Context: an optimization exercise on an open-source flow, tuned for small area. The choices shown serve that exercise and are no tape-out recipe.
Function was checked by simulation only, so behaviour that the tests miss may differ from the original.

## config.mk

```make
export PLATFORM = sky130hd
export DESIGN_NAME = main_module
export DESIGN_NICKNAME = main_module
export VERILOG_FILES = /design/flow/design.v
export SDC_FILE = /design/flow/constraint.sdc
export NUM_CORES = 8
export LEC_CHECK = 0
export ABC_AREA = 1
export CAP_MARGIN = 20
export CORE_MARGIN = 2
export CORE_UTILIZATION = 40
export SLEW_MARGIN = 20
```

## constraint.sdc

```tcl
create_clock -name core_clock -period 150.0 [get_ports {clock}]
set_input_delay 30.0000 -clock core_clock [delete_from_list [all_inputs] [get_ports {clock}]]
set_output_delay 30.0000 -clock core_clock [all_outputs]
set_load 0.01 [all_outputs]
```

## design.v

```verilog
module dffe_ref (q, d, clk, en, clr);
   input d, clk, en, clr;
   wire clr;
   output q;
   reg q;
   always @(posedge clk) begin
       if (clr) begin
           q <= 1'b0;
       end else if (en) begin
           q <= d;
       end
   end
endmodule
module input_db(out, in, clock, db_clock, reset);
    input in, clock, db_clock, reset;
    output out;
    wire q2, q1, q0;
    dffe_ref d0(q0, in, clock, db_clock, reset);
    dffe_ref d1(q1, q0, clock, db_clock, reset);
    dffe_ref d2(q2, q1, clock, db_clock, reset);
    assign out = q1 & ~q2 & db_clock;
endmodule
module debounce_clock(clock, reset, db_clock);
    input clock, reset;
    output db_clock;
    reg[4:0] counter;
    always @(posedge clock) begin
        if (reset)
            counter <= 0;
        else
            counter <= (counter >= 24) ? 0 : counter + 1;
    end
    assign db_clock = (counter == 24) ? 1'b1 : 1'b0;
endmodule
module servo_controller (
  input clock,   
    input reset,
    input [1:0] position,  
    output pwm_out
    );
    localparam MS_20 = 8'd200;       
    localparam MIDDLE = 8'd15;       
    localparam ALLRIGHT = 8'd20;     
    localparam ALLLEFT = 8'd10;      
    reg [7:0] count;
    reg pulse;
    assign pwm_out = pulse;
    always@(posedge clock) begin
        if (reset)
            count <= 0;
        else
            count <= (count == MS_20) ? 0 : count + 1'b1;  
    end    
    always@(*) begin
        case(position)
            2'b01: pulse = (count <= ALLRIGHT);  
            2'b00: pulse = (count <= ALLLEFT);  
            default: pulse = (count <= MIDDLE);   
        endcase
    end
endmodule
module main_module(seg_an, seg_cat, clock, in2, in1, in0, reset, buy1_in, buy0_in, is_insufficient, cost_in3, cost_in2, cost_in1, cost_in0, motor_in1, motor_in0, motor_out);
    input clock, reset, in2, in1, in0, buy1_in, buy0_in, cost_in3, cost_in2, cost_in1, cost_in0;
    reg[15:0] current;
    reg[15:0] cost1_current, cost0_current;
    reg[15:0] current_digit;
    output reg[15:0] seg_an;
    output reg[6:0] seg_cat;
    reg[6:0] refresh_counter;
    wire[3:0] stage_counter;
    output[2:0] motor_out;
    input motor_in1, motor_in0;
    wire db_clock;
    debounce_clock db_clock_module(clock, reset, db_clock);
    wire is_nickel, is_dime, is_quarter, buy1_attempted, buy0_attempted, dispense_change, step_motor2;
    wire cost1_inc, cost1_dec, cost0_inc, cost0_dec;
    input_db nickel_db(is_nickel, ~in2, clock, db_clock, reset);
    input_db dime_db(is_dime, ~in1, clock, db_clock, reset);
    input_db quarter_db(is_quarter, ~in0, clock, db_clock, reset);
    input_db buy1_db(buy1_attempted, buy1_in, clock, db_clock, reset);
    input_db buy0_db(buy0_attempted, buy0_in, clock, db_clock, reset);
    input_db cost1_inc_db(cost1_inc, cost_in3, clock, db_clock, reset);
    input_db cost1_dec_db(cost1_dec, cost_in2, clock, db_clock, reset);
    input_db cost0_inc_db(cost0_inc, cost_in1, clock, db_clock, reset);
    input_db cost0_dec_db(cost0_dec, cost_in0, clock, db_clock, reset);
    input_db inc_m_db(dispense_change, motor_in1, clock, db_clock, reset);
    input_db dec_m_db(step_motor2, motor_in0, clock, db_clock, reset);
    reg[1:0] motor_position1;
    reg[1:0] motor_position2;
    reg[1:0] motor_position3;
    reg[12:0] sec_counter1;
    reg[12:0] sec_counter2;
    reg[12:0] sec_counter3;
    reg dispensing;
    servo_controller s_control1(clock, reset, motor_position1, motor_out[2]);
    servo_controller s_control2(clock, reset, motor_position2, motor_out[1]);
    servo_controller s_control3(clock, reset, motor_position3, motor_out[0]);
    output reg is_insufficient;
    always @(posedge clock) begin
      if(reset) begin
        refresh_counter <= 0;
        current <= 0;
        is_insufficient <= 1'b0;
        cost1_current <= 0;
        cost0_current <= 0;
        sec_counter1 <= 0;
        sec_counter2 <= 0;
        sec_counter3 <= 0;
        motor_position1 <= 2'b00;
        motor_position2 <= 2'b00;
        motor_position3 <= 2'b00;
        dispensing <= 1'b0;
      end else begin
        if(buy0_attempted & current >= cost0_current) begin
            sec_counter1 <= 0;
            motor_position1 <= 2'b01;
        end else begin
            if(sec_counter1>=4999) begin
                sec_counter1 <= 0;
                motor_position1 <= 2'b00;
            end else
                sec_counter1 <= sec_counter1 + 1;
        end
        if(buy1_attempted & current >= cost1_current) begin
            sec_counter2 <= 0;
            motor_position2 <= 2'b01;
        end else begin
            if(sec_counter2>=4999) begin
                sec_counter2 <= 0;
                motor_position2 <= 2'b00;
            end else
                sec_counter2 <= sec_counter2 + 1;
        end
        if(dispense_change & current > 0) begin
            sec_counter3 <= 0;
            motor_position3 <= 2'b01;
            dispensing <= 1'b1;
        end else begin
            if(sec_counter3>=4999) begin
                sec_counter3 <= 0;
                if(dispensing) begin
                    if(motor_position3 === 2'b01) begin
                        motor_position3 <= 2'b00;
                        current <= current - 5;
                    end else begin
                        if(current > 0)
                            motor_position3 <= 2'b01;
                        else
                            dispensing <= 1'b0;
                    end
                end else
                    motor_position3 <= 2'b00;
            end else
                sec_counter3 <= sec_counter3 + 1;
        end
        refresh_counter <= refresh_counter + 1; 
        if(is_nickel)
            current <= current + 5;
        if(is_dime)
            current <= current + 10; 
        if(is_quarter)
            current <= current + 25;
        if(is_nickel | is_dime | is_quarter)
            is_insufficient <= 1'b0;  
        if(buy1_attempted & current < cost1_current)
            is_insufficient <= 1'b1;
        if(buy1_attempted & current >= cost1_current) begin
            is_insufficient <= 1'b0;
            current <= current - cost1_current;  
        end
        if(buy0_attempted & current < cost0_current)
            is_insufficient <= 1'b1;
        if(buy0_attempted & current >= cost0_current) begin
            is_insufficient <= 1'b0;
            current <= current - cost0_current;  
        end
        if(cost1_inc)
            cost1_current <= cost1_current + 5;
        if(cost1_dec && cost1_current >= 5)
            cost1_current <= cost1_current - 5;
        if(cost0_inc)
            cost0_current <= cost0_current + 5;
        if(cost0_dec && cost0_current >= 5)
            cost0_current <= cost0_current - 5;
      end
    end
    assign stage_counter = refresh_counter[6:3];
    always @(*) begin
        case(stage_counter)
            4'b0000: begin
                seg_an = 16'b1111111111110111;
                current_digit = current / 1000;
            end
            4'b0001: begin
                seg_an = 16'b1111111111111011;
                current_digit = (current % 1000) / 100;
            end
            4'b0010: begin
                seg_an = 16'b1111111111111101;
                current_digit = ((current % 1000) % 100) / 10;
            end
            4'b0011: begin
                seg_an = 16'b1111111111111110;
                current_digit = ((current % 1000) % 100) % 10;
            end
            4'b0100: begin
                seg_an = 16'b1111111101111111;
                current_digit = current / 1000;
            end
            4'b0101: begin
                seg_an = 16'b1111111110111111;
                current_digit = (current % 1000) / 100;
            end
            4'b0110: begin
                seg_an = 16'b1111111111011111;
                current_digit = ((current % 1000) % 100) / 10;
            end
            4'b0111: begin
                seg_an = 16'b1111111111101111;
                current_digit = ((current % 1000) % 100) % 10;
            end
            4'b1000: begin
                seg_an = 16'b1111011111111111;
                current_digit = cost0_current / 1000;
            end
            4'b1001: begin
                seg_an = 16'b1111101111111111;
                current_digit = (cost0_current % 1000) / 100;
            end
            4'b1010: begin
                seg_an = 16'b1111110111111111;
                current_digit = ((cost0_current % 1000) % 100) / 10;
            end
            4'b1011: begin
                seg_an = 16'b1111111011111111;
                current_digit = ((cost0_current % 1000) % 100) % 10;
            end
            4'b1100: begin
                seg_an = 16'b0111111111111111;
                current_digit = cost1_current / 1000;
            end
            4'b1101: begin
                seg_an = 16'b1011111111111111;
                current_digit = (cost1_current % 1000) / 100;
            end
            4'b1110: begin
                seg_an = 16'b1101111111111111;
                current_digit = ((cost1_current % 1000) % 100) / 10;
            end
            4'b1111: begin
                seg_an = 16'b1110111111111111;
                current_digit = ((cost1_current % 1000) % 100) % 10;
            end
        endcase
    end
    always @(*) begin
        case(current_digit)
            0: seg_cat = 7'b1111110;
            1: seg_cat = 7'b0110000;
            2: seg_cat = 7'b1101101;
            3: seg_cat = 7'b1111001;
            4: seg_cat = 7'b0110011;
            5: seg_cat = 7'b1011011;
            6: seg_cat = 7'b1011111;
            7: seg_cat = 7'b1110000; 
            8: seg_cat = 7'b1111111;     
            9: seg_cat = 7'b1111011;
            default: seg_cat = 7'b0000001;
        endcase
    end
endmodule
```

## run.sh

```bash
#!/bin/bash
# synth_recipe.tcl (not shown) runs the flow's synth.tcl, then flattens the netlist and writes it again
# the make line also repeats each setting of config.mk as NAME=value (left out here)
make -C /OpenROAD-flow-scripts/flow DESIGN_CONFIG=/design/flow/config.mk WORK_HOME=/design/flow/orfs CLKGATE_MAP_FILE= SYNTH_SCRIPT=/design/flow/synth_recipe.tcl finish
```

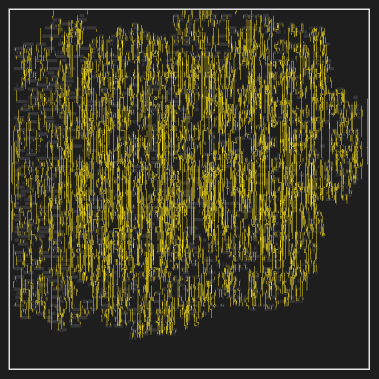
m2.png
(1.5 px per µm)
nets with wire on the layer	2,837
main direction	vertical
longest straight run	92.8 µm
share of all routed wire	46%
wire length on this layer	27.1 mm

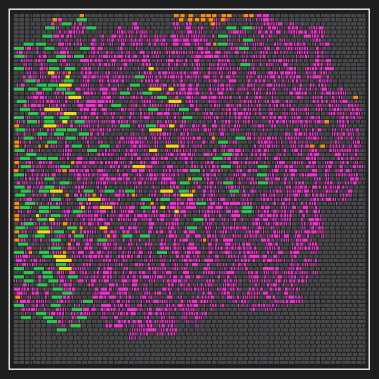
class_map.png
(1.5 px per µm) Fill, decap, tap and diode cells in grey.
class	colour	cells	share of their area
remaining buffers and delay cells	orange	56	2.2%
registers	green	158	14%
clock drivers and dummy loads	yellow	32	2.8%
remaining logic cells	magenta	3,486	81%

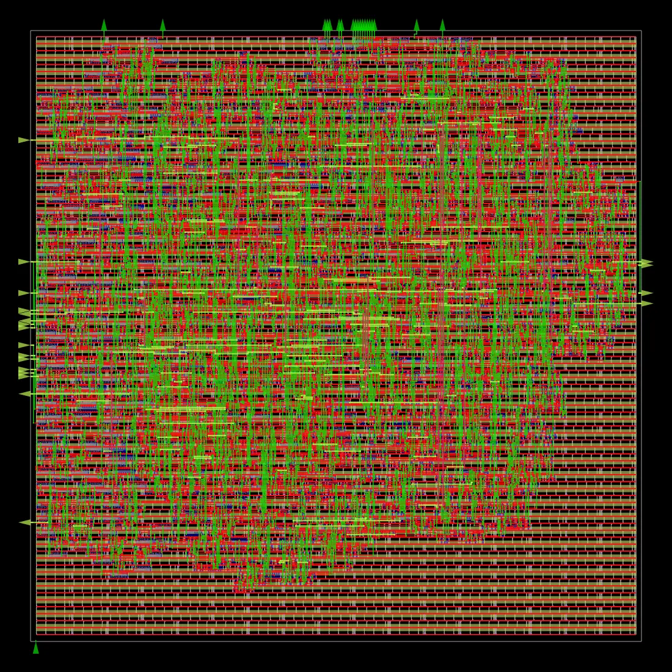
routed.png
via count: 22,600
GR Util All Layers: 20.7%

==> reports/qor.txt <==
max-slew violations: 0
fmax: 23.8 MHz
Synth Cell Area: 22,100 µm²
Sink Count: 158
Worst Setup Start Kind: register
largest cells by area after synthesis: dfxtp_1, nand2_1, inv_1, nor2_1, nand3_1
Critical Path RT: 120.00 ns
register area share after synthesis: 14.3%
GR Util met1: 27.6%
mux cell area share after synthesis: 0.0453%
status: no timing/DRC/antenna violations
crit end category: output port
height of the chip: 239 µm
grt ovf: 0
Max-slew headroom: 34.6%
Die X: 239 µm
RSZ-0062 raised after global routing: no
hold buffers post-CTS: 0
WL met2: 27.1 mm
combinational family with the most area after synthesis: simple AND/OR/NAND/NOR gates
M3 GR Usage: 2.00%
FFs w/ async S/R, synth: 0%
first-pass GRT wire length: 99.2 mm
Critical Path Fanout Max: 10
# nets final: 3,819
clock root cell: clkbuf_16
DRT Pass-1 Iters: 5
flop and latch count out of synthesis: 158
number of flops mapped to enable cells by yosys: 0
met3 wire length: 1.97 mm
Multi-input gate area: 16,400 µm²
multi-input combinational area share: 69.6%
crit share post-route: 28.0%
die area: 57,100 µm²
setup violators final: 0
diode count: 0
Hold Path Class: reg2reg
starting density of the core: 40.3%
Synth Flop Type: dfxtp_1
post-synthesis cell count: 3,721
H-Tree Level Count: 4
wire per inst: 13.3 µm
Post-Synth Simple-Gate Area: 48.0%
compound-gate portion of the synthesized area: 16.4%
nonclk inv count: 529
initial antenna violation count: 0
Syn-to-layout area delta: 6.90%
top cells by count, synth: nand2_1, inv_1, nor2_1, nand3_1, o21ai_0
area share of fa/ha/maj cells after synthesis: 5.03%
CTS tree: done
CLK BUF: 18
clk cell area share: 2.68%
Vias/cell: 5.08
placed instance count: 4,404
Reg area: 3160 µm²
pre-CTS setup slack: 108.42 ns
HPWL after DPL: 47.5 mm
Slowest cell on crit path: clkdlybuf4s50_1
Rows: 86
# fillers: 6,035
WL met1: 29.0 mm
Top delay family on crit path: simple AND/OR/NAND/NOR gates
Yosys top cell by area: dfxtp_1
Netlist cell types: 83
Post-Syn Nets: 3,821
highest metal used: met4
cts bufs inserted: 17
Clk pin slew, worst setup/hold paths: 0.07 ns
CP max stage delay: 0.53 ns
Seq area share: 13.4%
top-count cell post-synth: nand2_1
Final Non-Filler Cells: 4,436
Multi-In Gates: 2,957
Final Hold Viols: 0
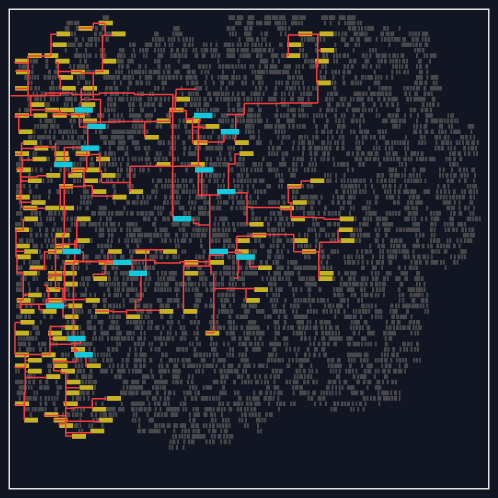
clock_wires.png
(2 px per µm)
[clock wires] red | length: 2,460 µm
[flip-flops] yellow | count: 158
[clock-net drivers] cyan | count: 17
routed clock nets	18
skew final: 0.0133 ns
clock latency (worst-skew pair): 0.44 ns

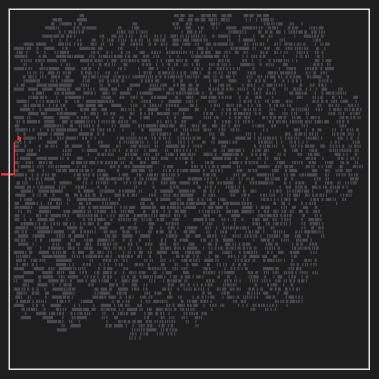
port_trees.png
(1.5 px per µm)
port	colour	bits	direction	edge	end cells	buffers	wire
cost_in0	red	1	input	left	1	1	27.7 µm
Ports: 40
IO Port Bufs: 38

worst register-to-register path, delay by kind of cell, from the launching register on:
family | cells | cell delay (ns)
buf+inv | 8 | 1.86
simple gates | 6 | 1.46
compound gates | 8 | 1.37
flops | 1 | 0.53
fa+ha+maj | 1 | 0.43
final timing paths:
kind                           from              end  slack (ns)  cells past startpoint
setup / recovery  cost1_current[11]       seg_cat[3]      107.96                     88
hold / removal      sec_counter1[0]  sec_counter1[0]        0.45                      1
setup reg to reg   cost1_current[2]       current[9]      144.21                     23
hold reg to reg     sec_counter1[0]  sec_counter1[0]        0.45                      1
sequential cells by signal, indices dropped and copies added, names as in the netlist, 5 cells and up:
signal                   flops
cost0_current               16
current                     16
s_control2.count             8
refresh_counter              7
sec_counter2                13
s_control3.count             8
s_control1.count             8
db_clock_module.counter      5
sec_counter3                13
cost1_current               16
sec_counter1                13
cell usage in the layout (no fill, tap or decap), drive strengths merged, types with 7 or more instances in the layout:
cell | Yosys | routed
nor3b | 19 | 19
clkdlybuf4s50 | 0 | 37
or2 | 7 | 7
nor3 | 55 | 55
nand2 | 1047 | 1047
a21oi | 181 | 181
o2111ai | 7 | 7
a221oi | 7 | 7
nand3 | 363 | 363
o211ai | 24 | 24
xnor2 | 28 | 28
o21bai | 19 | 19
nor4 | 16 | 16
nand4 | 93 | 93
clkbuf | 38 | 18
clkinv | 19 | 21
nand3b | 15 | 15
buf | 39 | 19
a31oi | 21 | 21
nor2 | 507 | 507
o31ai | 8 | 8
o21ai | 267 | 267
o21a | 10 | 10
o22ai | 19 | 19
inv | 510 | 519
dfxtp | 158 | 158
a22oi | 8 | 8
ha | 84 | 84
xor2 | 93 | 93
and2 | 7 | 7
stage by stage:
| stage | util (%) | hold slack [ns] | cell area, µm² |
|---|---|---|---|
| after floorplan | - | 0.418 | 22100 |
| after global placement | 41.9 | 0.430 | 23000 |
| after detailed placement | 41.9 | 0.440 | 23000 |
| after CTS | 43.1 | 0.454 | 23600 |
| after global routing | 43.1 | 0.475 | 23600 |
| final | 43.1 | 0.452 | 23600 |

[re-timing with driven ports]
No port has a modelled driver above. Below, the same layout with a new extraction and two added sets of constraints.
Step 1 (the two cells are an assumption about what drives the block):
set clk [get_ports {clock}]
set_driving_cell -lib_cell sky130_fd_sc_hd__clkbuf_16 $clk
set_driving_cell -lib_cell sky130_fd_sc_hd__buf_2 [delete_from_list [all_inputs] $clk]
Step 2 also shifts input and output timing later by t, the mid clock arrival at the registers, as if the neighbouring blocks saw the same clock.
Three values: no drivers, after step 1, after step 2; two values: the first two.
t (ns): 0.485
slack for setup (ns): 107.963 / 107.914 / 108.399
cell pins on the clock port's net: 1
After both steps setup and hold are still met in this run. For this run, drivers alone change the setup slack by -0.049 ns; drivers and shift together by +0.436 ns.
